Background: an optimization exercise with open tools, aiming at small area. Do not read the settings as production practice. Only simulation tests tie the RTL to the original design; equivalence was not proved. The series may have gaps, and a smaller design here may also do less where the tests do not look. Power and IR drop assume default switching activity.

$ cat flow/run.sh
#!/bin/bash
# synth_recipe.tcl (not shown) runs the flow's synth.tcl, then flattens the netlist and writes it again
# the make line also repeats each setting of config.mk as NAME=value (left out here)
make -C /OpenROAD-flow-scripts/flow DESIGN_CONFIG=/design/flow/config.mk WORK_HOME=/design/flow/orfs CLKGATE_MAP_FILE= SYNTH_SCRIPT=/design/flow/synth_recipe.tcl finish
$ cat flow/config.mk
export PLATFORM = sky130hd
export DESIGN_NAME = proc
export DESIGN_NICKNAME = proc
export VERILOG_FILES = /design/flow/design.v
export SDC_FILE = /design/flow/constraint.sdc
export NUM_CORES = 8
export LEC_CHECK = 0
export CAP_MARGIN = 20
export CORE_MARGIN = 2
export CORE_UTILIZATION = 40
export SLEW_MARGIN = 20
$ cat flow/constraint.sdc
create_clock -name core_clock -period 8.0 [get_ports {Clock}]
set_input_delay 1.6000 -clock core_clock [delete_from_list [all_inputs] [get_ports {Clock}]]
set_output_delay 1.6000 -clock core_clock [all_outputs]
set_load 0.01 [all_outputs]
$ cat flow/design.v
module proc(Clock,Reset,Run,data,Done,reg_A,reg_B,contentA,contentB,memoryB,Gtmp,curr_stage,stage,out);
	input Reset, Clock, Run;
	output reg Done;  
	input [15:0]data;
	output reg [2:0]  reg_A;
	output reg [15:0] contentA;
	output reg [15:0] contentB;
	output reg [15:0] memoryB;
	output reg [2:0]  reg_B;
	output reg [1:0]  curr_stage;  
	output reg [15:0]out;
	output reg [3:0]stage;
	(* mem2reg *) reg [15:0] RegisterBank [7:0];  
	(* mem2reg *) reg [15:0] DataMemory [7:0];  
	reg [15:0] instruction;  
	reg [3:0]  instructionIndex; 
	reg [5:0]  imediate;
	reg [15:0] tmpreg;
	reg [15:0] addrreg;  
	output reg [15:0] Gtmp;
	integer i;
	always @(posedge Clock) begin
		if (Run) begin
			if (Reset) begin
				for(i=0;i<8;i=i+1) begin
					RegisterBank[i] = i;
					DataMemory[i] = i;
				end
				Done = 1'b0;
				curr_stage = 2'b00;
				Gtmp = 0;
				tmpreg = 0;
				out = 0;
			end
			if(Done) begin
				Done = 1'b0;
				curr_stage = 2'b00;
			end
			case (curr_stage)
				2'b00:  
				begin
					stage = 4'b1000;
					instruction = data;
					instructionIndex = instruction[15:12];
					reg_A = instruction[11:9];
					reg_B = instruction[8:6];
					imediate = instruction[5:0];
					contentA = RegisterBank[reg_A];
					contentB = RegisterBank[reg_B];
					memoryB = DataMemory[contentB[2:0]];
				end
				2'b01:begin  
				stage = 4'b0100;
				case (instructionIndex)
					4'b0000:  
					begin
						RegisterBank[reg_A] = RegisterBank[reg_B];
						Done = 1'b1;
						contentA = RegisterBank[reg_A];
						out = RegisterBank[reg_A];
					end
					4'b0001:  
					begin
						RegisterBank[reg_A] = {reg_B,imediate};
						Done = 1'b1;
						contentA = RegisterBank[reg_A];
						out = RegisterBank[reg_A];
					end
					4'b0010:  
					begin
						tmpreg = RegisterBank[reg_A];
					end
					4'b0011:  
					begin
						tmpreg = RegisterBank[reg_A];
					end
					4'b0100:  
					begin
						RegisterBank[reg_A] = RegisterBank[reg_A] & RegisterBank[reg_B];
						Done = 1'b1;
						out = RegisterBank[reg_A];
						contentA = RegisterBank[reg_A];
					end
					4'b0101:  
					begin
						if (RegisterBank[reg_A] < RegisterBank[reg_B])
							RegisterBank[reg_A] = 1;
						else
							RegisterBank[reg_A] = 0;
						Done = 1'b1;
						out = RegisterBank[reg_A];
						contentA = RegisterBank[reg_A];
					end
					4'b0110:  
					begin
						RegisterBank[reg_A] = RegisterBank[reg_A] << RegisterBank[reg_B];
						Done = 1'b1;
						out = RegisterBank[reg_A];
						contentA = RegisterBank[reg_A];
					end
					4'b0111:  
					begin
						RegisterBank[reg_A] = RegisterBank[reg_A] >> RegisterBank[reg_B];
						Done = 1'b1;
						out = RegisterBank[reg_A];
						contentA = RegisterBank[reg_A];
					end
					4'b1000:  
					begin
						if (Gtmp != 0) begin
							RegisterBank[reg_A] = RegisterBank[reg_B];
						end
						contentA = RegisterBank[reg_A];
						Done = 1'b1;
					end
					4'b1001:  
					begin
						tmpreg = RegisterBank[reg_B];
					end
					4'b1010:  
					begin
						tmpreg = RegisterBank[reg_A];
					end
				endcase
				end
				2'b10: begin 
				stage = 4'b0010;
				case (instructionIndex)
					4'b0010:  
					begin
						Gtmp = tmpreg + RegisterBank[reg_B];
					end
					4'b0011: 
					begin
						Gtmp = tmpreg - RegisterBank[reg_B];
					end
					4'b1001:  
					begin
						RegisterBank[reg_A] = DataMemory[tmpreg[2:0]];
						Done = 1'b1;
						out = RegisterBank[reg_A];
						contentA = RegisterBank[reg_A];
					end
					4'b1010:  
					begin
						addrreg = RegisterBank[reg_B];
						DataMemory[addrreg[2:0]] = tmpreg;
						Done = 1'b1;
						out = RegisterBank[reg_A];
						memoryB = tmpreg;
					end
				endcase
				end
				2'b11: begin 
				stage = 4'b0001;
				case (instructionIndex)
					4'b0010: 
					begin
						RegisterBank[reg_A] = Gtmp;
						Done = 1'b1;
						contentA = RegisterBank[reg_A];
						out = RegisterBank[reg_A];
					end
					4'b0011: 
					begin
						RegisterBank[reg_A] = Gtmp;
						Done = 1'b1;
						contentA = RegisterBank[reg_A];
						out = RegisterBank[reg_A];
					end
				endcase
				end
			endcase
			curr_stage = curr_stage + 1'b1;
		end
	end
endmodule
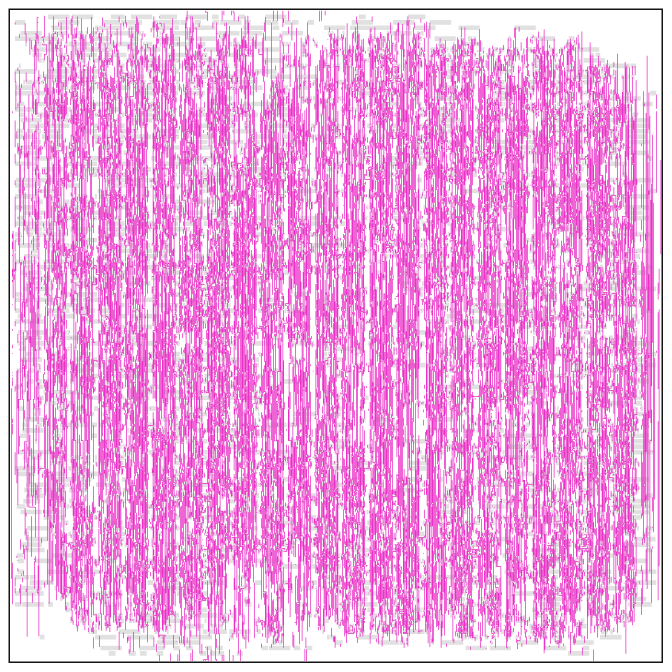
run_1/met2.png
Scale: 2 px per um. Cells faint in the background.
main direction: vertical
wire length on this layer: 113 mm
share of all routed wire: 37%
longest straight run: 266 um
global-route met2 utilization: 0.7235
detailed-route wire length: 302,300 um
total via count after detailed routing: 54,470

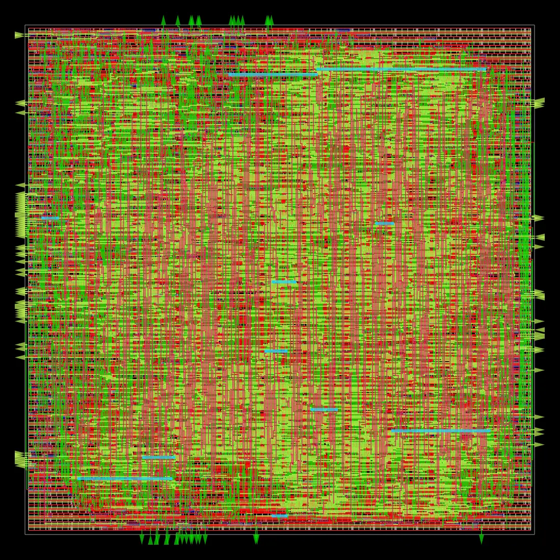
run_1/final_routing.png
WL per Instance: 43.56 um
detailed-route wire length on metal 1: 104,200 um

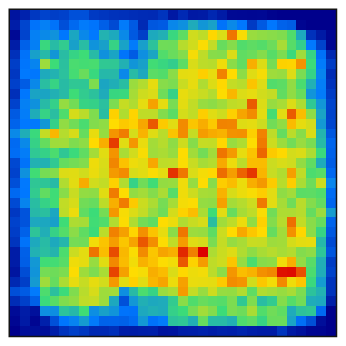
run_1/wire_density.png
Scale: 1 px per um. 33 x 33 tiles, from dark blue (low) to red (high), scaled to the fullest tile. Values are wire area over tile area, all layers added.
fullest tile: 1.1
tiles over half the peak: 62%
nearly empty tiles: 2.4%
Overall Global Routing Usage: 0.5442

==> run notes, run 1 <==
Floorplan
The height of the chip is around 330 um. The die outline area is ~0.11 sq mm. The starting density of the core is 0.4019. The number of rows created at floorplan is about 120.

The top-level port count is 112. The core area is about 0.1 sq mm. In this run the horizontal extent of the chip is 325.8 um.

Finish
The final design area excluding fillers is 0.04674 sq mm. The area growth from synthesis to final layout is 12.85%. In the layout the commonest cells are 772 x sky130_fd_sc_hd__nand2_1, 647 x sky130_fd_sc_hd__a21oi_1, 611 x sky130_fd_sc_hd__o21ai_0. After the last flow step, the layout net total stands at ~5,600.

Excluding fillers, the count of instances in the completed layout stands at ~7,000. In the final layout, the share of cells above drive strength 1 is 0.1129. Measured on the finished design, the core utilization comes to 0.4535.

Leaving out fill and tap cells, the most frequent cell in the layout is sky130_fd_sc_hd__nand2_1.

Clocking
The number of gates resized after CTS is 0. The clock insertion delay at the later pin of the skew report is about 0.73 ns. The H-tree generated during clock tree synthesis spans 2 levels. Counting the buffers created by CTS gives 53. CTS placed an instance of sky130_fd_sc_hd__clkbuf_16 at the clock tree root.

The number of buffers inserted by hold repair at cts is 0. The CTS clock-pin slew for the worst setup and hold paths is ~0.07 ns. The tree built by TritonCTS fans out to 375 sinks.

The worst-case clock buffer depth is 3. The clock tree from TritonCTS is done. In this run the post-CTS setup repair buffer count came out at 0.

Drt
The length of the first detailed-routing pass in iterations is 10. After detailed routing, the number of remaining DRC violations is 0. Once detail routing completed, the nets flagged for antenna violations numbered 0. The average vias per placed instance is 7.848.

The count of routing violations after the opening detailed-route iteration is about 12,000.

Placed design
In this run the cell area measured after placement is about 0.045 sq mm. The worst slack at placement is 1.249 ns. The weighted congestion at the end of routability-driven global placement is around 1.2. Port buffering added 111 buffers. The half-perimeter wire length after detailed placement is about 200,000 um. Once placement completed, the tool counted placed cells totaling 6,807.

Hold path
The type of the tightest min-delay check is flop to flop.

Power
The worst-case IR drop observed on VDD is around 0.20 mV. The power density of the placed cells is about 180 mW/mm^2. The post-route total power is 8.368 mW.

The static leakage power is ~16 nW.

Synth
The total nets after synthesis is between 5,000 and 6,000. The combined area of all synthesized cells is approximately 0.041 sq mm. Counting every instance in the synthesized netlist gives ~5,600. For this run, the register share of the synthesized area comes to 0.2719. The predominant post-synthesis flop cell is sky130_fd_sc_hd__edfxtp_1. Synthesis inferred 375 register bits.

Counting flops with an async set or reset pin after synthesis yields a share of 0. For this run, the number of Yosys warnings is 1. The unique cell type count in the Yosys netlist is approximately 110. After synthesis, the mean cell area works out to 7.428 sq um.

Counting flops with a built-in enable in the synthesized netlist gives between 300 and 400.

Timing
Setup repair after global routing left no endpoint under its margin. The measured slew at the worst slew-check pin is 1.355 ns. The final worst clock skew is around 0.039 ns. The sum of negative setup slack is 0 ns. The maximum clock rate is around 160 MHz. Hold timing on the final database bottoms out at a slack of roughly 0.61 ns. The setup-violating endpoint count in the final report is 0. The max-slew violation count is 0. The number of hold-slack violations in the final timing report was 0.

The time the worst path needs with I/O delays and setup is 6.284 ns. Setup slack closes at ~1.7 ns. The worst pin sits at a relative slew slack of 0.09354. The share of the clock period used by the worst path is 0.7855.

Global route
The global-route wire length before repair is around 400,000 um. Entering global routing, the biggest net connects 119 pins. The via count of the first global-routing pass was about 48,000. Global routing finished with a remaining overflow of 0. The initial antenna violation count is 33.

Critical path
The worst-path maximum fanout is 22. At the worst endpoint, the arrival time is 6.73 ns. The worst endpoint required time is around 8.4 ns. The worst setup path is launched from a flop. By startpoint and endpoint, the worst setup path is classified as flop to flop.

The category of the worst setup path capture point is a flop.

Run status
The flow ran to the end and the layout has no timing, DRC or antenna violations.

Run
The count of max-cap constraint violations is 0.
## run 1: Yosys cell counts (23+ instances only)
cell type | n | share of area
sky130_fd_sc_hd__buf_1 | 55 | 0.0050
sky130_fd_sc_hd__a221oi_1 | 120 | 0.025
sky130_fd_sc_hd__nor3_1 | 128 | 0.015
sky130_fd_sc_hd__mux2_2 | 44 | 0.012
sky130_fd_sc_hd__ha_1 | 58 | 0.018
sky130_fd_sc_hd__nand2_1 | 776 | 0.070
sky130_fd_sc_hd__clkbuf_1 | 391 | 0.035
sky130_fd_sc_hd__o22ai_1 | 98 | 0.015
sky130_fd_sc_hd__a2bb2oi_1 | 24 | 0.0051
sky130_fd_sc_hd__nor2_1 | 489 | 0.044
sky130_fd_sc_hd__or2_2 | 23 | 0.0035
sky130_fd_sc_hd__nand2b_1 | 64 | 0.0097
sky130_fd_sc_hd__a21oi_1 | 651 | 0.079
sky130_fd_sc_hd__xnor2_1 | 23 | 0.0049
sky130_fd_sc_hd__nand3_1 | 75 | 0.0091
sky130_fd_sc_hd__a22oi_1 | 78 | 0.014
sky130_fd_sc_hd__a22o_1 | 41 | 0.0087
sky130_fd_sc_hd__a211oi_1 | 122 | 0.022
sky130_fd_sc_hd__edfxtp_1 | 375 | 0.27
sky130_fd_sc_hd__mux2i_1 | 204 | 0.049
sky130_fd_sc_hd__a221o_1 | 45 | 0.011
sky130_fd_sc_hd__inv_1 | 49 | 0.0044
sky130_fd_sc_hd__o21a_1 | 30 | 0.0054
sky130_fd_sc_hd__buf_2 | 99 | 0.012
sky130_fd_sc_hd__o31ai_1 | 47 | 0.0085
sky130_fd_sc_hd__a21o_1 | 27 | 0.0049
sky130_fd_sc_hd__a31oi_1 | 58 | 0.0088
sky130_fd_sc_hd__o221ai_1 | 59 | 0.012
sky130_fd_sc_hd__nor2b_1 | 155 | 0.023
sky130_fd_sc_hd__o21ai_0 | 611 | 0.074
sky130_fd_sc_hd__o211ai_1 | 61 | 0.011
## run 1: power breakdown
part	leakage [nW]	switching (mW)	internal [mW]	total [mW]
Clock	0.879	1.16	1.48	2.65
Combinational	11.8	2.22	0.907	3.13
Sequential	3.75	0.221	2.37	2.59
## run 1: per-layer routing
metal / global-route usage / routed length [um] / up-vias
li1: - / - / 20980
met2: 0.7235 / 112500 / 5971
met1: 0.6508 / 104200 / 25680
met5: 0.007098 / 371 / -
met4: 0.4150 / 31720 / 22
met3: 0.2902 / 53480 / 1819
## run 1: sequential cells by signal, summed over array words and instances (netlist names)
signal and count:
DataMemory 128, memoryB 16, Gtmp 16, reg_A 3, contentB 16, reg_B 3
RegisterBank 128, curr_stage 2, out 16, contentA 16, Done 1, imediate 6
instructionIndex 4, stage 4, tmpreg 16
## run 1: critical path, cell delays in order (launching register included)
cell                       delay [ns]
sky130_fd_sc_hd__edfxtp_1        0.68
sky130_fd_sc_hd__buf_12          0.30
sky130_fd_sc_hd__buf_4           0.35
sky130_fd_sc_hd__nand2_1         0.55
sky130_fd_sc_hd__nor2_1          0.24
sky130_fd_sc_hd__a21oi_1         0.13
sky130_fd_sc_hd__a211oi_4        0.69
sky130_fd_sc_hd__buf_4           0.45
sky130_fd_sc_hd__inv_1           0.39
sky130_fd_sc_hd__ha_1            0.41
sky130_fd_sc_hd__nand4_1         0.10
sky130_fd_sc_hd__nor2_1          0.14
sky130_fd_sc_hd__o211ai_1        0.11
sky130_fd_sc_hd__o31ai_1         0.29
sky130_fd_sc_hd__o41a_1          0.24
sky130_fd_sc_hd__and3_1          0.69
sky130_fd_sc_hd__a41oi_2         0.20
## run 1: final cells by class
class,instances,area (sq um)
multi-input cells,4569,28020
fillers,10490,56320
well taps,1380,1727
flip-flops and latches,375,11260
inverters,65,250.2
repair buffers,419,3583
clock buffers,64,1368
diodes,34,85.08
clock inverters,35,437.9
## run 1: worst paths after layout
path / from / to / slack, ns / depth (start not counted)
setup / recovery: reg_B[1] / contentA[0] / 1.72 / 16
hold reg to reg: DataMemory[5][2] / DataMemory[5][2] / 0.61 / 2
setup reg to reg: reg_B[1] / contentA[0] / 1.72 / 16
hold / removal: DataMemory[5][2] / DataMemory[5][2] / 0.61 / 2
## run 1: cell families after synthesis
logic type,after synthesis,share of synthesized area
adders and majority gates,59,0.01801
and+or+nand+nor,1872,0.2050
buffers and inverters,632,0.06296
DFF,375,0.2719
AOI/OAI and AO/OA,2344,0.3656
muxes,266,0.07060
xor gates and xnor gates,28,0.005921
==> run 1 -> run 2 <==
==> flow/design.v (replaced) <==
module proc(Clock,Reset,Run,data,Done,reg_A,reg_B,contentA,contentB,memoryB,Gtmp,curr_stage,stage,out);
	input Reset, Clock, Run;
	input [15:0] data;
	output Done;
	output reg [2:0]  reg_A;
	output reg [2:0]  reg_B;
	output [15:0] contentA;
	output [15:0] contentB;
	output [15:0] memoryB;
	output reg [15:0] Gtmp;
	output reg [1:0]  curr_stage;
	output [3:0] stage;
	output reg [15:0] out;
	reg [15:0] R [0:7];	 
	reg [15:0] M [0:7];	 
	reg [3:0]  op;
	reg [5:0]  imm;
	integer i;
	wire s0 = curr_stage == 2'd0;
	wire s1 = curr_stage == 2'd1;
	wire s2 = curr_stage == 2'd2;
	wire s3 = curr_stage == 2'd3;
	assign stage = {s1, s2, s3, s0};
	wire op_mvnz = op == 4'd8;
	wire one_stage = (op[3:1] == 3'd0) | (op[3:2] == 2'b01) | op_mvnz;	 
	wire two_stage = (op == 4'd9) | (op == 4'd10);
	wire addsub = op[3:1] == 3'b001;
	assign Done = (s2 & one_stage) | (s3 & two_stage) | (s0 & addsub);
	wire pend = Done & ~op_mvnz;
	wire [7:0] selA = pend ? 8'd0 : 8'd1 << reg_A;
	wire [7:0] selB = 8'd1 << reg_B;
	reg [15:0] ra, rb;
	always @* begin
		ra = pend ? out : 16'd0;
		rb = 16'd0;
		for (i = 0; i < 8; i = i + 1) begin
			ra = ra | (R[i] & {16{selA[i]}});
			rb = rb | (R[i] & {16{selB[i]}});
		end
	end
	assign contentA = ra;
	assign contentB = rb;
	wire [7:0] selM = 8'd1 << rb[2:0];
	reg [15:0] rm;
	always @* begin
		rm = 16'd0;
		for (i = 0; i < 8; i = i + 1)
			rm = rm | (M[i] & {16{selM[i]}});
	end
	assign memoryB = rm;
	wire [15:0] a = ra;
	wire [15:0] b = rb;
	wire [16:0] sum = {1'b0, a} + {1'b0, b ^ {16{op[0]}}} + {16'd0, op[0]};
	wire lt = ~sum[16];
	reg [15:0] ar, x, yr;
	always @* begin
		for (i = 0; i < 16; i = i + 1) ar[i] = a[15 - i];
	end
	wire big = |b[15:4];
	wire [15:0] y = big ? 16'd0 : ((op[0] ? a : ar) >> b[3:0]);
	always @* begin
		for (i = 0; i < 16; i = i + 1) yr[i] = y[15 - i];
	end
	reg [15:0] res;
	always @* begin
		case (op)
			4'd0: res = b;
			4'd1: res = {7'd0, reg_B, imm};
			4'd4: res = a & b;
			4'd5: res = {15'd0, lt};
			4'd6: res = yr;
			4'd7: res = y;
			4'd9: res = memoryB;
			4'd10: res = a;
			default: res = Gtmp;
		endcase
	end
	wire fetch = Reset | Done | s0;
	wire upd_out = ~Reset & ((s1 & (one_stage & ~op_mvnz)) | (s2 & two_stage) | (s3 & addsub));
	wire wr_mvnz = ~Reset & s1 & op_mvnz & (Gtmp != 16'd0);
	wire wr_commit = ~Reset & pend;
	wire wr_mem = ~Reset & s2 & (op == 4'd10);
	wire wr_g = ~Reset & s2 & addsub;
	wire [15:0] wd = op_mvnz ? b : out;
	always @(posedge Clock) begin
		if (Run) begin
			for (i = 0; i < 8; i = i + 1) begin
				if (Reset)
					R[i] <= i;
				else if ((wr_commit | wr_mvnz) && reg_A == i)
					R[i] <= wd;
				if (Reset)
					M[i] <= i;
				else if (wr_mem && b[2:0] == i)
					M[i] <= a;
			end
			if (Reset)
				Gtmp <= 16'd0;
			else if (wr_g)
				Gtmp <= sum[15:0];
			if (Reset)
				out <= 16'd0;
			else if (upd_out)
				out <= res;
			if (fetch) begin
				op <= data[15:12];
				reg_A <= data[11:9];
				reg_B <= data[8:6];
				imm <= data[5:0];
				curr_stage <= 2'd1;
			end else begin
				curr_stage <= curr_stage + 2'd1;
			end
		end
	end
endmodule
--- a/flow/config.mk
+++ b/flow/config.mk
@@ -5,6 +5,7 @@
 export SDC_FILE = /design/flow/constraint.sdc
 export NUM_CORES = 8
 export LEC_CHECK = 0
+export ABC_AREA = 1
 export CAP_MARGIN = 20
 export CORE_MARGIN = 2
 export CORE_UTILIZATION = 40
==> run notes, run 2 <==
Clocking
TritonCTS built the clock tree. The worst-case clock buffer depth is 3 (unchanged). The post-CTS setup-driven buffer insertion count is 0 (unchanged). The buffer cell driving the clock tree root is sky130_fd_sc_hd__clkbuf_16. The number of gates resized after CTS is 0 (unchanged).

The number of H-tree branching levels came to 2 (unchanged). The CTS clock-pin slew for the worst setup and hold paths was 0.06 ns (about the same). The number of buffers inserted by hold repair at cts is 0 (unchanged). The number of clock sinks seen by CTS is 306 (-18%).

The clock insertion delay at the later pin of the skew report was 0.56 ns (-0.17 ns). The number of buffers added by the clock tree synthesis step is 36 (-32%).

Finish
The filler cell count in the final layout is 3,731 (-64%). Leaving out fill and tap cells, the most frequent cell in the layout is sky130_fd_sc_hd__nand2_1. In the layout the commonest cells are 372 x sky130_fd_sc_hd__nand2_1, 306 x sky130_fd_sc_hd__edfxtp_1, 232 x sky130_fd_sc_hd__nand3_1.

The layout net count is 1,825 (-67%). The post-route non-filler standard cell count is 2,337 (-66%). From synthesis to final layout, the design area changed by 17.01%. The fraction of final layout cells with drive strength greater than 1 is 0.1142 (+0.001338).

The antenna cell count is 0 (-100%).

Drt
The count of antenna-violating nets left after detailed routing was 0 (unchanged). The length of the first detailed-routing pass in iterations is 5 (-5). The wire length per cell after detailed routing is 25.96 um (-40%). The count of routing violations after the opening detailed-route iteration is 1,859 (-84%).

The average vias per placed instance is 5.947 (-24%). The detailed-route DRC error count was 0 (unchanged).

Synth
The total nets after synthesis is 1,724 (-70%). The number of enable-type register cells in the synthesized netlist is 306 (-18%). The proportion of synthesized chip area in sequential cells is 0.5654 (+0.2935). The flop and latch count out of synthesis is 306 (-18%). The unique cell type count in the Yosys netlist is 51 (-53%).

The number of warnings issued by yosys is 3 (+2). The most used flip-flop cell after synthesis is sky130_fd_sc_hd__edfxtp_1. The dominant cell type by area after synthesis is sky130_fd_sc_hd__edfxtp_1. Ranked by total cell area, the synthesized netlist is headed by sky130_fd_sc_hd__edfxtp_1 57%, sky130_fd_sc_hd__nand2_1 8.6%, sky130_fd_sc_hd__nand3_1 7.1%. The most frequent cell after synthesis is sky130_fd_sc_hd__nand2_1. The combined area of all synthesized cells is 0.01625 sq mm (-61%). The fraction of post-synthesis cell area in the top cell type by area is 0.5654 (+0.2935). The async set or reset register ratio after synthesis is 0 (unchanged).

The average size of a mapped cell is 9.646 sq um (+30%). The synthesized instance count is 1,685 (-70%). The commonest cells after synthesis are 372 x sky130_fd_sc_hd__nand2_1, 306 x sky130_fd_sc_hd__edfxtp_1, 232 x sky130_fd_sc_hd__nand3_1.

Global route
The largest net degree at the start of global routing was 60 (-50%). The residual overflow from global routing is 0 (unchanged). The via count of the first global-routing pass is 13,230 (-72%).

The global-route wire length before repair is 88,380 um (-78%). The global-route usage over all layers is 0.2899 (-0.2542). The initial antenna violation count is 0 (-100%).

Timing
The max-slew violation count came to 0 (unchanged). The final hold slack is 0.6710 ns (+0.05830 ns). The time the worst path needs with I/O delays and setup is 6.450 ns (+0.1657 ns). Setup repair after global routing left no endpoint under its margin.

The final worst clock skew is 0.01814 ns (-0.02061 ns). The measured slew at the worst slew-check pin is 1.043 ns (-0.3123 ns). The share of the clock period used by the worst path is 0.8062 (+0.02071). The setup-violating endpoint count in the final report was 0 (unchanged). The sum of negative setup slack is 0 ns (unchanged). The maximum clock rate is 155.0 MHz (-2.6%).

The relative max-transition margin is 0.3008 (+0.2073). The number of hold-slack violations in the final timing report was 0 (unchanged).

Placed design
The weighted congestion at the end of routability-driven global placement is 1.010 (-12%). The count of buffers from port buffering came to 111 (unchanged). The total instance count after detailed placement is 2,272 (-67%). The half-perimeter wire length after detailed placement is 42,540 um (-79%).

Floorplan
The die outline area is 0.04226 sq mm (-60%). The starting density of the core is 0.4072 (+0.005311). The top-level port count was 112 (unchanged). The height of the chip is 205.6 um (-37%). The overall die width was 205.6 um (-37%).

Critical path
The critical path goes through buf_4 -> inv_4 -> nor2_2 -> nand2_2 -> nand2_2 -> nand2_2 -> nand3_2 -> nand2_4 -> buf_4 -> o21ai_1 -> nor2_2 -> nand2_1 -> clkdlybuf4s50_1. Among the stages of the critical path, the cell type that occurs most often is sky130_fd_sc_hd__nand2_2. The worst endpoint required time came to 6.40 ns (-2.04 ns). The setup path with the least slack is of type flop to output port. The category of the worst setup path capture point is an output port. The highest cell delay on the worst timing path was 0.65 ns (-0.04 ns).

The worst-path maximum fanout is 59 (+170%). The worst endpoint data arrival time is 4.85 ns (-1.88 ns). The worst setup path is launched from a flop. The largest individual stage delay along the critical path comes from the cell sky130_fd_sc_hd__edfxtp_1.

Power
The worst ir drop on vdd is 0.1423 mV (-31%). The static leakage power is 7.229 nW (-56%). The power density of the placed cells came to 241.3 mW/mm^2 (+35%).

Run status
The run finished with no timing, DRC or antenna violations.

Hold path
In this run the worst hold path is classified as flop to flop.

Run
The count of max-cap constraint violations is 0 (unchanged).
## run 2: cell types whose count changed after synthesis, sizes merged, moves of 124 or more
cell    change
a21oi     -547
nor2      -367
nor2b     -155
nand3     +177
mux2i     -204
o21ai     -515
buf       -128
clkbuf    -363
nand2     -389
a211oi    -124
## run 2: logic make-up after synthesis
| family | count (synthesis) | share of synthesized area |
|---|---|---|
| buffers and inverters | 223 | 0.06459 |
| XOR/XNOR | 15 | 0.008083 |
| AND/OR/NAND/NOR | 832 | 0.2416 |
| flip-flops | 306 | 0.5654 |
| adder cells (fa/ha/maj) | 20 | 0.01586 |
| AO/OA/AOI/OAI | 289 | 0.1045 |
## run 2: per-stage QoR
| step | worst slack (ns) | total power, mW | utilization | area, sq um |
|---|---|---|---|---|
| after global routing | 1.267 | 4.748 | 0.4764 | 19020 |
| after detailed placement | 2.027 | 2.968 | 0.4471 | 17840 |
| after global placement | 2.202 | 2.969 | 0.4467 | 17830 |
| final | 1.550 | 4.588 | 0.4764 | 19020 |
| after floorplan | 3.894 | 2.545 | - | 16250 |
| after CTS | 1.651 | 4.586 | 0.4756 | 18980 |
## run 2: layout make-up
class | instances | area [sq um] | share of cell area
Clock buffer | 44 | 952.2 | 0.05007
Clock inverter | 20 | 186.4 | 0.009803
Inverter | 147 | 561.8 | 0.02954
Multi-Input combinational cell | 1156 | 6142 | 0.3230
Sequential cell | 306 | 9189 | 0.4832
Tap cell | 525 | 656.9 | 0.03454
Timing Repair Buffer | 139 | 1329 | 0.06987
## run 2: final timing paths
path / start / end / slack (ns) / cells after the start
worst min-delay path: curr_stage[0] / curr_stage[0] / 0.67 / 1
worst min register to register: curr_stage[0] / curr_stage[0] / 0.67 / 1
worst max register to register: op[0] / out[0] / 1.90 / 29
worst max-delay path: op[0] / contentA[6] / 1.55 / 13
## run 2: where the power goes
| part | internal [mW] | switching, mW | total, mW |
|---|---|---|---|
| Combinational | 0.321 | 0.689 | 1.01 |
| Clock | 0.946 | 0.679 | 1.63 |
| Sequential | 1.90 | 0.0575 | 1.95 |
## run 2: critical path: cells and delay by family (launching register included)
kind                   cells  cell delay [ns]
flip-flops                 1             0.65
AND/OR/NAND/NOR            8             1.62
buffers and inverters      4             1.78
AO/OA/AOI/OAI              1             0.13
## run 2: metal layers
layer  part of all wire  vias up  global-route usage  routed length [um]
li1                   -     6156                   -                   -
met1               0.42     6707              0.4085               25360
met2               0.44      872              0.4380               26580
met3              0.098      164             0.05559                5948
met4              0.046        0              0.1208                2783
met5                  0        -                   0                   0
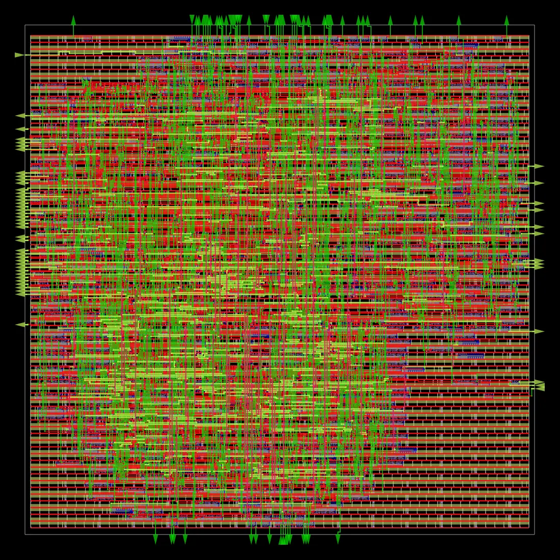
run_2/final_routing.png
total via count after detailed routing: 13,900
met3 WL post-DR: 5948 um
detailed-route wire length on metal 1: 25,360 um

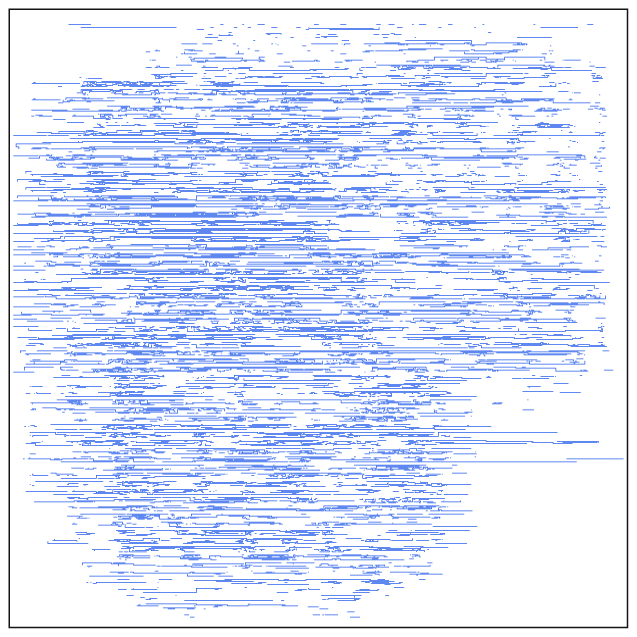
run_2/met1.png
Scale: 3 px per um.
share of all routed wire: 42%
main direction: horizontal
wire length on this layer: 25.4 mm
M1 GR Usage: 0.4085
detailed-route wire length: 60,670 um

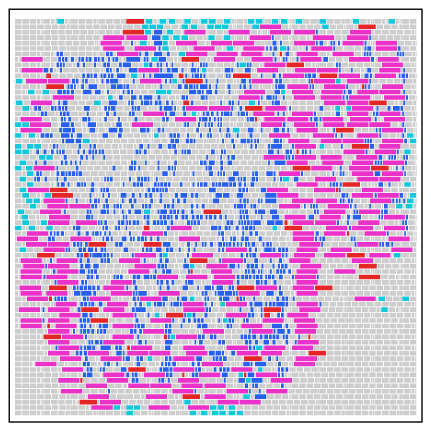
run_2/cell_classes.png
Scale: 2 px per um. Fill, decap, tap and diode cells in gray.
[flip-flops] magenta | cells: 306
[other buffers and delay cells] cyan | cells: 139
[clock drivers and dummy loads] red | cells: 64
[all other logic] blue | cells: 1,303
post-route design area: 0.01902 sq mm
num rows: 73
Core Region: 0.03991 sq mm

==> run 2 -> run 3 <==
--- a/flow/design.v
+++ b/flow/design.v
@@ -52,15 +52,21 @@
 	wire [15:0] b = rb;
 	wire [16:0] sum = {1'b0, a} + {1'b0, b ^ {16{op[0]}}} + {16'd0, op[0]};
 	wire lt = ~sum[16];
-	reg [15:0] ar, x, yr;
+	wire sh = op[3:1] == 3'b011;
+	wire shl_op = sh & ~op[0];
+	wire shr_op = sh & op[0];
+	reg [15:0] x [0:4];
+	integer k;
 	always @* begin
-		for (i = 0; i < 16; i = i + 1) ar[i] = a[15 - i];
+		x[0] = a;
+		for (k = 0; k < 4; k = k + 1)
+			for (i = 0; i < 16; i = i + 1)
+				x[k+1][i] = (~(sh & b[k]) & x[k][i])
+					| ((shl_op & b[k] & (i >= (1 << k))) ? x[k][(i - (1 << k)) & 15] : 1'b0)
+					| ((shr_op & b[k] & (i + (1 << k) < 16)) ? x[k][(i + (1 << k)) & 15] : 1'b0);
 	end
-	wire big = |b[15:4];
-	wire [15:0] y = big ? 16'd0 : ((op[0] ? a : ar) >> b[3:0]);
-	always @* begin
-		for (i = 0; i < 16; i = i + 1) yr[i] = y[15 - i];
-	end
+	wire big = sh & (|b[15:4]);
+	wire [15:0] y = big ? 16'd0 : x[4];
 	reg [15:0] res;
 	always @* begin
 		case (op)
@@ -68,10 +74,8 @@
 			4'd1: res = {7'd0, reg_B, imm};
 			4'd4: res = a & b;
 			4'd5: res = {15'd0, lt};
-			4'd6: res = yr;
-			4'd7: res = y;
+			4'd6, 4'd7, 4'd10: res = y;
 			4'd9: res = memoryB;
-			4'd10: res = a;
 			default: res = Gtmp;
 		endcase
 	end
==> flow/flow/run.sh (new file) <==
#!/bin/bash
# Standard ORFS layout with three changes: an area-oriented ABC script for
# the final technology mapping, minimum-size buffers on the ports, and a
# clock tree of small clock buffers without dummy loads.
set -euo pipefail
W=$(pwd)
cat > "$W/flow_synth.tcl" <<EOT
proc abc {args} {
  set i [lsearch -exact \$args -script]
  if {\$i >= 0} { lset args [expr {\$i + 1}] $W/flow/area.abc }
  yosys abc {*}\$args
}
source $W/synth_recipe.tcl
EOT
CTS="-sink_clustering_enable -repair_clock_nets -dont_use_dummy_load -buf_list sky130_fd_sc_hd__clkbuf_4 -sink_clustering_size 9 -sink_clustering_max_diameter 50"
bash "$W/standard.sh" SYNTH_SCRIPT="$W/flow_synth.tcl" \
  "BUFFER_PORTS_ARGS=-buffer_cell sky130_fd_sc_hd__buf_1" \
  "CTS_ARGS=$CTS" finish > "$W/flow.log" 2>&1
==> flow/flow/area.abc (new file) <==
strash
ifraig
scorr
dc2
strash
&get -n
&st
&dch -f
&nf -a
&put
==> flow/standard.sh (new file) <==
#!/bin/bash
# synth_recipe.tcl (not shown) runs the flow's synth.tcl, then flattens the netlist and writes it again
# the make line also repeats each setting of config.mk as NAME=value (left out here)
make -C /OpenROAD-flow-scripts/flow DESIGN_CONFIG=/design/flow/config.mk WORK_HOME=/design/flow/orfs CLKGATE_MAP_FILE= SYNTH_SCRIPT=/design/flow/synth_recipe.tcl "${@:-finish}"
--- a/flow/config.mk
+++ b/flow/config.mk
@@ -5,8 +5,7 @@
 export SDC_FILE = /design/flow/constraint.sdc
 export NUM_CORES = 8
 export LEC_CHECK = 0
-export ABC_AREA = 1
 export CAP_MARGIN = 20
 export CORE_MARGIN = 2
-export CORE_UTILIZATION = 40
+export CORE_UTILIZATION = 60
 export SLEW_MARGIN = 20
removed: flow/run.sh
==> run notes, run 3 <==
Synth
The flop and latch count out of synthesis came to 306 (unchanged). The proportion of synthesized chip area in sequential cells is 0.6552 (+0.08989). By area, the combinational part of the netlist is dominated by compound AO/OA/AOI/OAI gates.

The number of warnings issued by yosys was 4 (+1). The synthesized-area fraction occupied by ao, oa, aoi and oai cells was 0.1975 (+0.09300). The number of enable-type register cells in the synthesized netlist was 306 (unchanged). The most frequent cell after synthesis is sky130_fd_sc_hd__edfxtp_1.

The total nets after synthesis is 1,082 (-37%). The adder and majority gate portion of the synthesized area came to 0.01642 (+0.0005585). The unique cell type count in the Yosys netlist is 52 (+2.0%). The synthesized instance count is 1,046 (-38%). The fraction of synthesized area in multiplexers is 0 (unchanged).

The simple-gate area share of the yosys netlist is 0.1084 (-0.1332). The parity-gate share of the synthesized area counting xor and xnor cells was 0.01062 (+0.002534). Counting instances in the post-synthesis netlist gives the leading cell types as 306 x sky130_fd_sc_hd__edfxtp_1, 119 x sky130_fd_sc_hd__nor2_1, 98 x sky130_fd_sc_hd__a222oi_1. By area the synthesized netlist is led by sky130_fd_sc_hd__edfxtp_1 66%, sky130_fd_sc_hd__a222oi_1 7.0%, sky130_fd_sc_hd__nor2_1 3.2%. The average size of a mapped cell is 13.41 sq um (+39%).

Of all cell types, the one taking the most synthesized area is sky130_fd_sc_hd__edfxtp_1. The fraction of post-synthesis cell area in the top cell type by area is 0.6552 (+0.08989). The most used flip-flop cell after synthesis is sky130_fd_sc_hd__edfxtp_1. The async set or reset register ratio after synthesis is 0 (unchanged). The combined area of all synthesized cells is 0.01402 sq mm (-14%).

Floorplan
The top-level port count came to 112 (unchanged). The starting density of the core is 0.6157 (+0.2085). The number of rows created at floorplan was 55 (-25%). The overall die width is 156.9 um (-24%). The die outline area is 0.02461 sq mm (-42%). The height of the chip is 156.9 um (-24%).

Timing
The sum of negative setup slack was 0 ns (unchanged). The share of the clock period used by the worst path is 0.8654 (+0.05920). The maximum clock rate is 144.4 MHz (-6.8%). The max-slew violation count is 0 (unchanged). The measured slew at the worst slew-check pin was 1.102 ns (+0.05928 ns). The time the worst path needs with I/O delays and setup was 6.924 ns (+0.4736 ns). Setup repair after global routing left no endpoint under its margin. The final hold slack is 0.6746 ns (+0.003628 ns). The relative max-transition margin came to 0.2651 (-0.03573). The final worst clock skew was 0.09192 ns (+0.07378 ns). The setup-violating endpoint count in the final report is 0 (unchanged). The number of hold-slack violations in the final timing report is 0 (unchanged).

Run
The count of max-cap constraint violations is 0 (unchanged).

Hold path
The tightest min-delay check is of the flop to flop type.

Run status
The run finished with no timing, DRC or antenna violations.

Global route
The initial antenna violation count is 1 (+1). The global-route wire length before repair is 64,570 um (-27%). The largest net degree at the start of global routing is 53 (-12%).

The residual overflow from global routing is 0 (unchanged). The via count of the first global-routing pass was 10,470 (-21%).

Finish
The top cell types in the final layout, fill and taps aside, are 306 x sky130_fd_sc_hd__edfxtp_1, 111 x sky130_fd_sc_hd__nor2_1, 110 x sky130_fd_sc_hd__buf_1. Compared with the post-synthesis result, the final layout area differs by 10.89%. The fraction of final layout cells with drive strength greater than 1 is 0.08421 (-0.03003). The layout net count is 1,273 (-30%). The commonest non-fill, non-tap cell in the layout is sky130_fd_sc_hd__edfxtp_1.

Drt
The count of routing violations after the opening detailed-route iteration came to 2,068 (+11%). The count of antenna-violating nets left after detailed routing is 0 (unchanged). The detailed-route DRC error count is 0 (unchanged).

The length of the first detailed-routing pass in iterations is 13 (+8). The average vias per placed instance came to 7.353 (+24%).

Clocking
TritonCTS built the clock tree. The number of clock sinks seen by CTS came to 306 (unchanged). The worst-case clock buffer depth came to 3 (unchanged).

The post-CTS setup-driven buffer insertion count is 0 (unchanged). The number of buffers added by the clock tree synthesis step is 41 (+14%). The CTS clock-pin slew for the worst setup and hold paths is 0.11 ns (+0.05 ns). The buffer cell driving the clock tree root is sky130_fd_sc_hd__clkbuf_4. The number of H-tree branching levels came to 2 (unchanged). The clock insertion delay at the later pin of the skew report is 0.67 ns (+0.11 ns). The number of buffers inserted by hold repair at cts is 0 (unchanged). The number of gates resized after CTS is 0 (unchanged).

Critical path
The worst endpoint required time is 8.37 ns (+1.97 ns). STA classifies the critical path endpoint as a flop. The setup slack on the worst flop-to-flop path is 1.08 ns (-0.82 ns). The number of cell instances on the worst register-to-register path is 25 (-14%). The type of element launching the critical path is a flop. The worst register-to-register path begins at op[2].

In this run the critical register-to-register path is captured at Gtmp[15]. The termination of the worst setup path is Gtmp[15]. The setup path with the least slack is of type flop to flop. The worst endpoint data arrival time is 7.29 ns (+2.44 ns).

The origin of the worst setup path is op[2]. The worst-path maximum fanout is 27 (-54%).

Power
The static leakage power is 5.013 nW (-31%). The worst ir drop on vdd came to 0.1389 mV (-2.4%). The power density of the placed cells came to 220.1 mW/mm^2 (-8.8%).

Placed design
The half-perimeter wire length after detailed placement is 29,230 um (-31%). The weighted congestion at the end of routability-driven global placement is 0.9714 (-3.9%). The count of buffers from port buffering came to 111 (unchanged).
run 3: through the flow:
step	util	total power [mW]	worst slack [ns]	cell area, sq um	std cells
floorplan	-	2.417	0.2691	14030	1046
global placement	0.6675	2.704	1.510	15200	1506
detailed placement	0.6675	2.709	1.263	15200	1506
CTS	0.6810	3.404	1.237	15510	1547
global route	0.6827	3.545	0.5865	15550	1550
finish	0.6827	3.423	1.076	15550	1550
run 3: worst min-delay path by stage:
stage          slack, ns  cells past startpoint          start             to
3_3_place_gp        0.63                      1  curr_stage[0]  curr_stage[0]
6_report            0.67                      1  curr_stage[0]  curr_stage[0]
3_5_place_dp        0.65                      1  curr_stage[0]  curr_stage[0]
2_1_floorplan       0.61                      2         imm[1]         out[1]
4_1_cts             0.66                      2       Gtmp[13]        out[13]
5_1_grt             0.72                      2       Gtmp[14]        out[14]
run 3: final cells by class:
type | count | area [sq um]
clock buffer | 41 | 307.8
antenna | 2 | 5.005
fill | 1710 | 7227
multi-input combinational | 700 | 4795
inverter | 36 | 135.1
timing repair buffer | 152 | 728.2
sequential | 306 | 9189
tap | 313 | 391.6
run 3: worst max-delay path, cell delays in order, from the launching register on:
cell	delay, ns
sky130_fd_sc_hd__edfxtp_1	0.60
sky130_fd_sc_hd__nor4b_4	0.34
sky130_fd_sc_hd__buf_4	0.37
sky130_fd_sc_hd__o31ai_1	0.20
sky130_fd_sc_hd__a31oi_2	0.73
sky130_fd_sc_hd__buf_4	0.32
sky130_fd_sc_hd__nor3_2	0.07
sky130_fd_sc_hd__buf_4	0.22
sky130_fd_sc_hd__a222oi_1	0.33
sky130_fd_sc_hd__and3_1	0.47
sky130_fd_sc_hd__clkinv_1	0.20
sky130_fd_sc_hd__ha_1	0.33
sky130_fd_sc_hd__o211a_1	0.12
sky130_fd_sc_hd__o21ai_0	0.22
sky130_fd_sc_hd__a21oi_1	0.12
sky130_fd_sc_hd__o21ai_0	0.21
sky130_fd_sc_hd__a21oi_1	0.13
sky130_fd_sc_hd__o211ai_1	0.26
sky130_fd_sc_hd__a31oi_1	0.15
sky130_fd_sc_hd__o21ai_0	0.21
sky130_fd_sc_hd__a21boi_0	0.15
sky130_fd_sc_hd__o21ai_0	0.27
sky130_fd_sc_hd__a21boi_0	0.16
sky130_fd_sc_hd__o21a_1	0.20
sky130_fd_sc_hd__nor3_1	0.17
sky130_fd_sc_hd__nor3_1	0.09
run 3: layer usage:
metal  track usage  vias up
met2        0.4992     1043
met1        0.5388     5383
met3        0.1016      131
li1              -     4840
met4        0.1236        0
met5             0        -
run 3: power breakdown:
part	total (mW)	internal (mW)	leakage, nW	switching (mW)
sequential	1.95	1.89	2.94	0.0606
combinational	0.748	0.236	1.88	0.513
clock	0.721	0.236	0.189	0.485
total	3.42	2.36	5.01	1.06
run 3: cells by family after synthesis:
family / Yosys count
AO/OA/AOI/OAI: 350
buffers and inverters: 40
AND/OR/NAND/NOR: 315
flip-flops: 306
adder cells (fa/ha/maj): 18
XOR/XNOR: 17
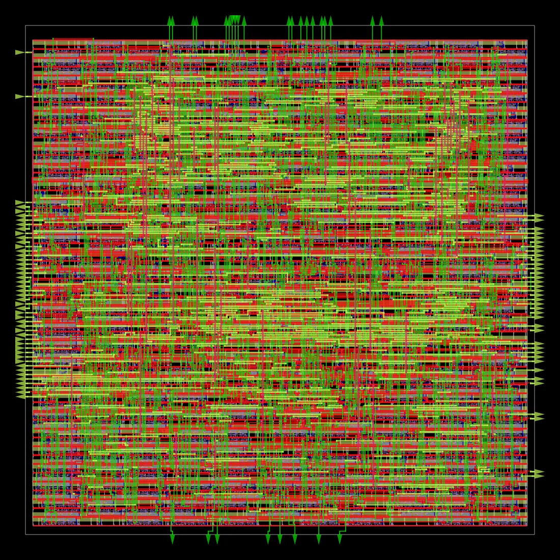
run_3/final_routing.png
highest routed metal layer: met4
detailed-route wire length: 43,820 um
met3 WL post-DR: 6897 um
met2 wirelength from detailed routing: 18,590 um
detailed-route wire length on metal 1: 16,920 um

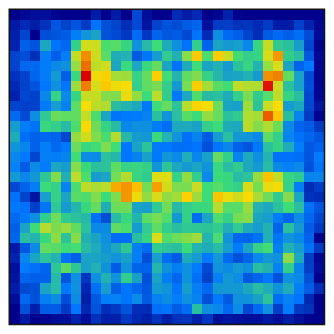
run_3/wire_density.png
Scale: 2 px per um. 31 x 31 tiles, from dark blue (low) to red (high), scaled to the fullest tile. Values are wire area over tile area, all layers added.
tiles over half the peak: 21%
fullest tile: 0.92
densest ninth of the die: center
mean over tiles: 0.32
nearly empty tiles: 4.3%
Overall Global Routing Usage: 0.3575
WL per Instance: 28.27 um
total via count after detailed routing: 11,400

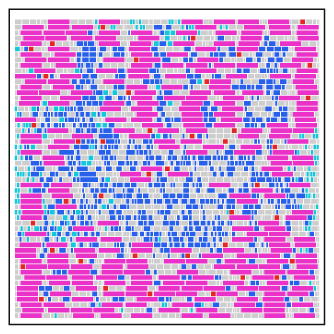
run_3/cell_classes.png
Scale: 2 px per um. Fill, decap, tap and diode cells in gray.
[all other logic] blue | cells: 736
[cells driving clock nets] red | cells: 41
[flip-flops] magenta | cells: 306
[other buffers and delay cells] cyan | cells: 152
Core Region: 0.02278 sq mm
sequential portion of the cell area: 0.5909
post-route design area: 0.01555 sq mm

==> run 3 -> run 4 <==
--- a/flow/design.v
+++ b/flow/design.v
@@ -15,7 +15,7 @@
 	reg [15:0] M [0:7];	 
 	reg [3:0]  op;
 	reg [5:0]  imm;
-	integer i;
+	integer i, k;
 	wire s0 = curr_stage == 2'd0;
 	wire s1 = curr_stage == 2'd1;
 	wire s2 = curr_stage == 2'd2;
@@ -52,11 +52,10 @@
 	wire [15:0] b = rb;
 	wire [16:0] sum = {1'b0, a} + {1'b0, b ^ {16{op[0]}}} + {16'd0, op[0]};
 	wire lt = ~sum[16];
-	wire sh = op[3:1] == 3'b011;
+	wire sh = s1 & (op[3:1] == 3'b011);
 	wire shl_op = sh & ~op[0];
 	wire shr_op = sh & op[0];
 	reg [15:0] x [0:4];
-	integer k;
 	always @* begin
 		x[0] = a;
 		for (k = 0; k < 4; k = k + 1)
@@ -67,44 +66,44 @@
 	end
 	wire big = sh & (|b[15:4]);
 	wire [15:0] y = big ? 16'd0 : x[4];
-	reg [15:0] res;
-	always @* begin
-		case (op)
-			4'd0: res = b;
-			4'd1: res = {7'd0, reg_B, imm};
-			4'd4: res = a & b;
-			4'd5: res = {15'd0, lt};
-			4'd6, 4'd7, 4'd10: res = y;
-			4'd9: res = memoryB;
-			default: res = Gtmp;
-		endcase
-	end
+	wire np = ~pend & ~Reset;
+	wire s_b   = np & (op[2:0] == 3'd0);		 
+	wire s_mvi = np & (op == 4'd1);
+	wire s_and = np & (op == 4'd4);
+	wire s_slt = np & (op == 4'd5);
+	wire s_sum = np & addsub;
+	wire s_mem = np & (op == 4'd9);
+	wire s_y   = ~Reset & (pend | (op[3:1] == 3'b011) | (op == 4'd10));
+	wire [15:0] res = (b & {16{s_b}})
+		| ({7'd0, reg_B, imm} & {16{s_mvi}})
+		| (a & b & {16{s_and}})
+		| ({15'd0, lt} & {16{s_slt}})
+		| (sum[15:0] & {16{s_sum}})
+		| (memoryB & {16{s_mem}})
+		| (y & {16{s_y}});
+	wire [2:0] res1 = res[2:0] | {3{Reset}};
 	wire fetch = Reset | Done | s0;
-	wire upd_out = ~Reset & ((s1 & (one_stage & ~op_mvnz)) | (s2 & two_stage) | (s3 & addsub));
-	wire wr_mvnz = ~Reset & s1 & op_mvnz & (Gtmp != 16'd0);
-	wire wr_commit = ~Reset & pend;
-	wire wr_mem = ~Reset & s2 & (op == 4'd10);
-	wire wr_g = ~Reset & s2 & addsub;
-	wire [15:0] wd = op_mvnz ? b : out;
+	wire upd_out = (s1 & (one_stage & ~op_mvnz)) | (s2 & two_stage) | (s3 & addsub);
+	wire wr_r = pend | (s1 & op_mvnz & (Gtmp != 16'd0));
+	wire wr_mem = s2 & (op == 4'd10);
+	wire wr_g = s2 & addsub;
 	always @(posedge Clock) begin
 		if (Run) begin
 			for (i = 0; i < 8; i = i + 1) begin
-				if (Reset)
-					R[i] <= i;
-				else if ((wr_commit | wr_mvnz) && reg_A == i)
-					R[i] <= wd;
-				if (Reset)
-					M[i] <= i;
-				else if (wr_mem && b[2:0] == i)
-					M[i] <= a;
+				if (Reset | (wr_r & (reg_A == i))) begin
+					R[i][15:3] <= res[15:3];
+					for (k = 0; k < 3; k = k + 1)
+						R[i][k] <= ((i >> k) & 1) ? res1[k] : res[k];
+				end
+				if (Reset | (wr_mem & (b[2:0] == i))) begin
+					M[i][15:3] <= res[15:3];
+					for (k = 0; k < 3; k = k + 1)
+						M[i][k] <= ((i >> k) & 1) ? res1[k] : res[k];
+				end
 			end
-			if (Reset)
-				Gtmp <= 16'd0;
-			else if (wr_g)
-				Gtmp <= sum[15:0];
-			if (Reset)
-				out <= 16'd0;
-			else if (upd_out)
+			if (Reset | wr_g)
+				Gtmp <= res;
+			if (Reset | upd_out)
 				out <= res;
 			if (fetch) begin
 				op <= data[15:12];
==> flow/flow/area.abc (replaced) <==
strash
ifraig
scorr
dc2
dc2
strash
&get -n
&st
&dch -f
&nf -a -R 1000
&put
==> run notes, run 4 <==
Run status
The run finished with no timing, DRC or antenna violations.

Synth
The fraction of synthesized area in multiplexers was 0 (unchanged). The predominant post-synthesis flop cell is sky130_fd_sc_hd__edfxtp_1. The proportion of synthesized chip area in sequential cells was 0.6767 (+0.02150). The dominant combinational cell family by area after synthesis is compound AO/OA/AOI/OAI gates. The fraction of post-synthesis cell area in the top cell type by area is 0.6767 (+0.02150).

The average size of a mapped cell was 14.38 sq um (+7.3%). The unique cell type count in the Yosys netlist is 47 (-9.6%). The synthesized-area fraction occupied by ao, oa, aoi and oai cells is 0.1927 (-0.004854). The total nets after synthesis is 979 (-9.5%). The adder and majority gate portion of the synthesized area was 0.01530 (-0.001120).

The dominant cell type by area after synthesis is sky130_fd_sc_hd__edfxtp_1. The number of enable-type register cells in the synthesized netlist is 306 (unchanged). The flop and latch count out of synthesis is 306 (unchanged).

Yosys attributes the largest share of cell area to sky130_fd_sc_hd__edfxtp_1 68%, sky130_fd_sc_hd__a222oi_1 7.4%, sky130_fd_sc_hd__a22oi_1 2.9%. The async set or reset register ratio after synthesis came to 0 (unchanged). The most common cell in the synthesized netlist is sky130_fd_sc_hd__edfxtp_1. The simple-gate area share of the yosys netlist is 0.08874 (-0.01967). The parity-gate share of the synthesized area counting xor and xnor cells is 0.01742 (+0.006799).

The synthesized instance count came to 944 (-9.8%). The number of warnings issued by yosys came to 4 (unchanged). The combined area of all synthesized cells is 0.01358 sq mm (-3.2%). Sorting the synthesized cells by how often they occur yields 306 x sky130_fd_sc_hd__edfxtp_1, 100 x sky130_fd_sc_hd__a222oi_1, 65 x sky130_fd_sc_hd__nand2_1.

Critical path
The setup slack on the worst flop-to-flop path is 0.49 ns (-0.58 ns). The worst endpoint required time is 8.20 ns (-0.17 ns). The worst setup path is of the flop to flop kind. The worst-path maximum fanout is 19 (-30%). The critical-path cell with the highest stage delay is sky130_fd_sc_hd__nor3_1. The buffers plus inverters on the worst setup path is 5 (+1). The number of cell instances on the worst register-to-register path was 32 (+28%). The cell repeated most along the worst path is sky130_fd_sc_hd__o21ai_0. The endpoint of the most critical register-to-register path is M[4][15]. The category of the worst setup path capture point is a flop.

The critical register-to-register path startpoint is op[1]. The family with the most delay on the worst path is compound AO/OA/AOI/OAI gates. The type of element launching the critical path is a flop. The worst endpoint data arrival time came to 7.71 ns (+0.42 ns). The highest cell delay on the worst timing path is 0.56 ns (-0.17 ns). The most critical setup path has its startpoint at op[1].

Hold path
The worst hold path begins at curr_stage[0]. The number of cells on the worst hold path is 1 (unchanged). The worst hold path terminates at curr_stage[0].

The path class of the tightest hold or removal check is flop to flop.

Finish
The library cell used most frequently in the layout, excluding fill and tap cells, is sky130_fd_sc_hd__edfxtp_1. The filler cell count in the final layout was 1,664 (-2.7%). The library cells used most frequently in the layout, excluding fill and tap cells, are 306 x sky130_fd_sc_hd__edfxtp_1, 111 x sky130_fd_sc_hd__buf_1, 100 x sky130_fd_sc_hd__a222oi_1.

The layout net count is 1,178 (-7.5%). The post-route non-filler standard cell count was 1,428 (-7.9%). The area growth from synthesis to final layout is 11.44%. The fraction of final layout cells with drive strength greater than 1 came to 0.09904 (+0.01483).

Clocking
The number of H-tree branching levels came to 2 (unchanged). TritonCTS built the clock tree. The CTS clock-pin slew for the worst setup and hold paths was 0.09 ns (-0.02 ns). The clock insertion delay at the later pin of the skew report is 0.71 ns (+0.04 ns). The tree is rooted in a sky130_fd_sc_hd__clkbuf_4. The number of buffers inserted by hold repair at cts is 0 (unchanged).

The worst-case clock buffer depth is 3 (unchanged). The number of buffers added by the clock tree synthesis step is 42 (+2.4%). The number of clock sinks seen by CTS is 306 (unchanged).

Timing
The relative max-transition margin was 0.2555 (-0.009588). The time the worst path needs with I/O delays and setup is 7.505 ns (+0.5818 ns). The maximum clock rate is 133.2 MHz (-7.8%). The worst setup slack after layout was 0.4947 ns (-0.5818 ns). The number of hold-slack violations in the final timing report is 0 (unchanged). The share of the clock period used by the worst path is 0.9382 (+0.07272).

The setup-violating endpoint count in the final report came to 0 (unchanged). The measured slew at the worst slew-check pin is 1.116 ns (+0.01318 ns). The final worst clock skew is 0.1222 ns (+0.03028 ns). The max-slew violation count is 0 (unchanged).

Floorplan
The overall die width is 154.4 um (-1.6%). The height of the chip is 154.4 um (-1.6%). The die outline area was 0.02385 sq mm (-3.1%).

The starting density of the core is 0.6052 (-0.01041). The top-level port count is 112 (unchanged).

Global route
The initial antenna violation count was 2 (+1). The largest net degree at the start of global routing is 26 (-51%). The global-route usage over all layers came to 0.3698 (+0.01229).

The residual overflow from global routing is 0 (unchanged). The via count of the first global-routing pass was 9,898 (-5.5%). The global-route wire length before repair came to 64,300 um (-0.42%).

Drt
The detailed-route DRC error count is 0 (unchanged). The length of the first detailed-routing pass in iterations is 17 (+4). The count of routing violations after the opening detailed-route iteration came to 2,088 (+0.97%). The average vias per placed instance is 7.506 (+2.1%). The count of antenna-violating nets left after detailed routing is 0 (unchanged).

Placed design
The worst slack at placement came to 0.5905 ns (-0.6727 ns). The half-perimeter wire length after detailed placement came to 29,410 um (+0.62%). The total instance count after detailed placement is 1,384 (-8.1%). The weighted congestion at the end of routability-driven global placement is 0.9872 (+1.6%).

The count of buffers from port buffering was 111 (unchanged).

Power
The worst ir drop on vdd is 0.1548 mV (+11%). The power density of the placed cells is 231.8 mW/mm^2 (+5.3%). The static leakage power is 4.912 nW (-2.0%).

Run
The count of max-cap constraint violations is 0 (unchanged).
-- run 4: cell types whose count changed after synthesis, moves of 8 or more --
cell                       before  now
sky130_fd_sc_hd__a21oi_1       28   44
sky130_fd_sc_hd__a31oi_1       21    1
sky130_fd_sc_hd__clkinv_1      36   25
sky130_fd_sc_hd__nand2_1       49   65
sky130_fd_sc_hd__nand3_1       28   36
sky130_fd_sc_hd__nor2_1       119   36
sky130_fd_sc_hd__nor2b_1        6   22
sky130_fd_sc_hd__nor3_1        30   10
sky130_fd_sc_hd__o221ai_1       2   14
sky130_fd_sc_hd__o22a_1        13    4
-- run 4: timing repair --
item / in CTS / in global routing
endpoints found under the setup margin: 0 / 18
setup buffers: 0 / 0
resized for setup: 0 / 1
-- run 4: area by class of cell --
cell class / instances / area (sq um) / share of cell area
Tap cell: 285 / 356.6 / 0.02357
Multi-Input combinational cell: 609 / 4394 / 0.2904
Antenna cell: 2 / 5.005 / 0.0003308
Clock buffer: 42 / 315.3 / 0.02084
Inverter: 25 / 93.84 / 0.006202
Timing Repair Buffer: 159 / 777.0 / 0.05135
Sequential cell: 306 / 9189 / 0.6073
-- run 4: routing by layer --
metal | vias to the layer above | share of wire | global-route usage
met5 | - | 0.00016 | 0
li1 | 4489 | - | -
met2 | 902 | 0.44 | 0.5512
met3 | 128 | 0.15 | 0.08182
met4 | 2 | 0.039 | 0.1301
met1 | 5198 | 0.37 | 0.5450
-- run 4: worst max path at each step --
stage	end	slack, ns	cells after the start
floorplan	Gtmp[9]	0.09	24
global placement	M[3][15]	0.84	32
detailed placement	M[3][15]	0.59	35
CTS	M[4][15]	0.61	35
global route	M[4][15]	-0.13	32
finish	M[4][15]	0.49	32
-- run 4: cell families after synthesis --
family | count (synthesis)
compound gates | 331
flops | 306
simple gates | 235
buf+inv | 29
xor+xnor | 27
fa+ha+maj | 16
-- run 4: stage by stage --
stage | instance area, sq um | hold WS, ns | setup TNS (ns) | total power, mW | utilization
finish | 15130 | 0.6522 | 0 | 3.507 | 0.6745
global route | 15130 | 0.6764 | -1.952 | 3.625 | 0.6743
CTS | 15110 | 0.6559 | 0 | 3.488 | 0.6736
detailed placement | 14800 | 0.6390 | 0 | 2.786 | 0.6596
global placement | 14800 | 0.6245 | 0 | 2.782 | 0.6596
floorplan | 13580 | 0.6512 | 0 | 2.442 | -
-- run 4: power by group --
part	internal (mW)	switching (mW)
Combinational	0.240	0.561
Clock	0.241	0.485
Sequential	1.92	0.0561
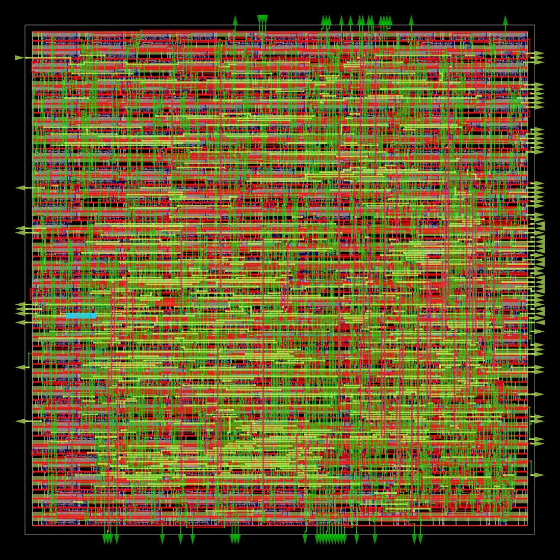
run_4/final_routing.png
WL per Instance: 31.21 um
total via count after detailed routing: 10,720

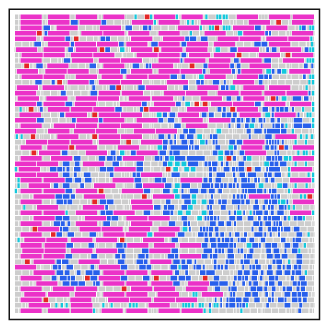
run_4/cell_classes.png
Scale: 2 px per um. Fill, decap, tap and diode cells in gray.
[cells driving clock nets] red | cells: 42
[all other logic] blue | cells: 634
[flip-flops] magenta | cells: 306
[other buffers and delay cells] cyan | cells: 159
post-route design area: 0.01513 sq mm
Core Region: 0.02243 sq mm
post-layout utilization of the core: 0.6745
num rows: 55

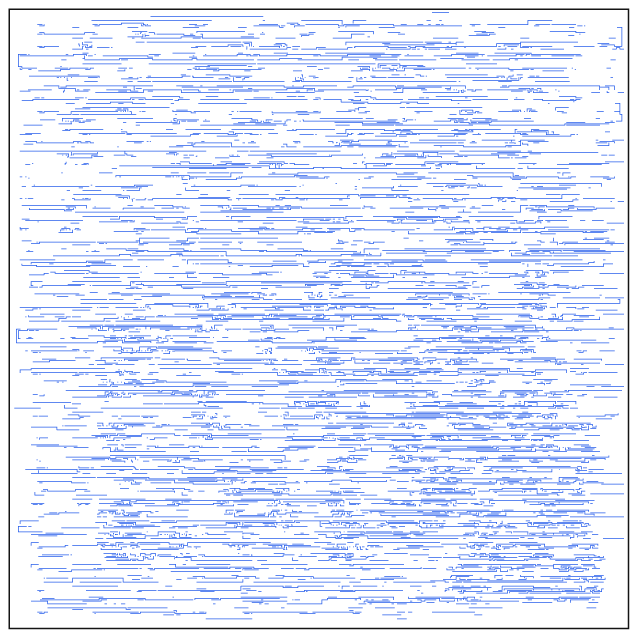
run_4/met1.png
Scale: 4 px per um.
nets with wire on the layer: 1,092
wire length on this layer: 16,700 um
longest straight run: 49.7 um
share of all routed wire: 37%
main direction: horizontal
detailed-route wire length: 44,570 um
M1 GR Usage: 0.5450

re-timing with driven ports:
The results above use ideal ports. As a check the final layouts listed here were re-extracted and re-timed, cells and wires unchanged.
Step 1 sets driving cells, clkbuf_16 on the clock port and buf_2 on the other inputs (assumed; they add their load-dependent delay and slew).
Step 2 also shifts input and output timing later by t, the mid clock arrival at the registers, as if the neighbouring blocks saw the same clock.
Slacks: no drivers / after step 1 / after step 2; pairs: no drivers / after step 1.
run | shift t [ns] | setup WS [ns] | hold slack, ns | worst register clock-pin slew, ns | worst slew at a driven data input, ns
run 1 | 0.784 | 1.716 / 1.716 / 0.971 | 0.613 / 0.613 / 0.613 | 0.07 / 0.07 | 0.05
run 2 | 0.603 | 1.550 / 1.496 / 1.898 | 0.671 / 0.671 / 0.671 | 0.07 / 0.07 | 0.04
run 3 | 0.676 | 1.076 / 1.076 / 1.076 | 0.675 / 0.675 / 0.675 | 0.11 / 0.11 | 0.04
run 4 | 0.693 | 0.495 / 0.495 / 0.495 | 0.652 / 0.652 / 0.652 | 0.11 / 0.11 | 0.04
After both steps every run listed still meets setup and hold. The setup slack of run 1, which loses most, moves by 0.000 ns with the drivers and by -0.745 ns with both steps.
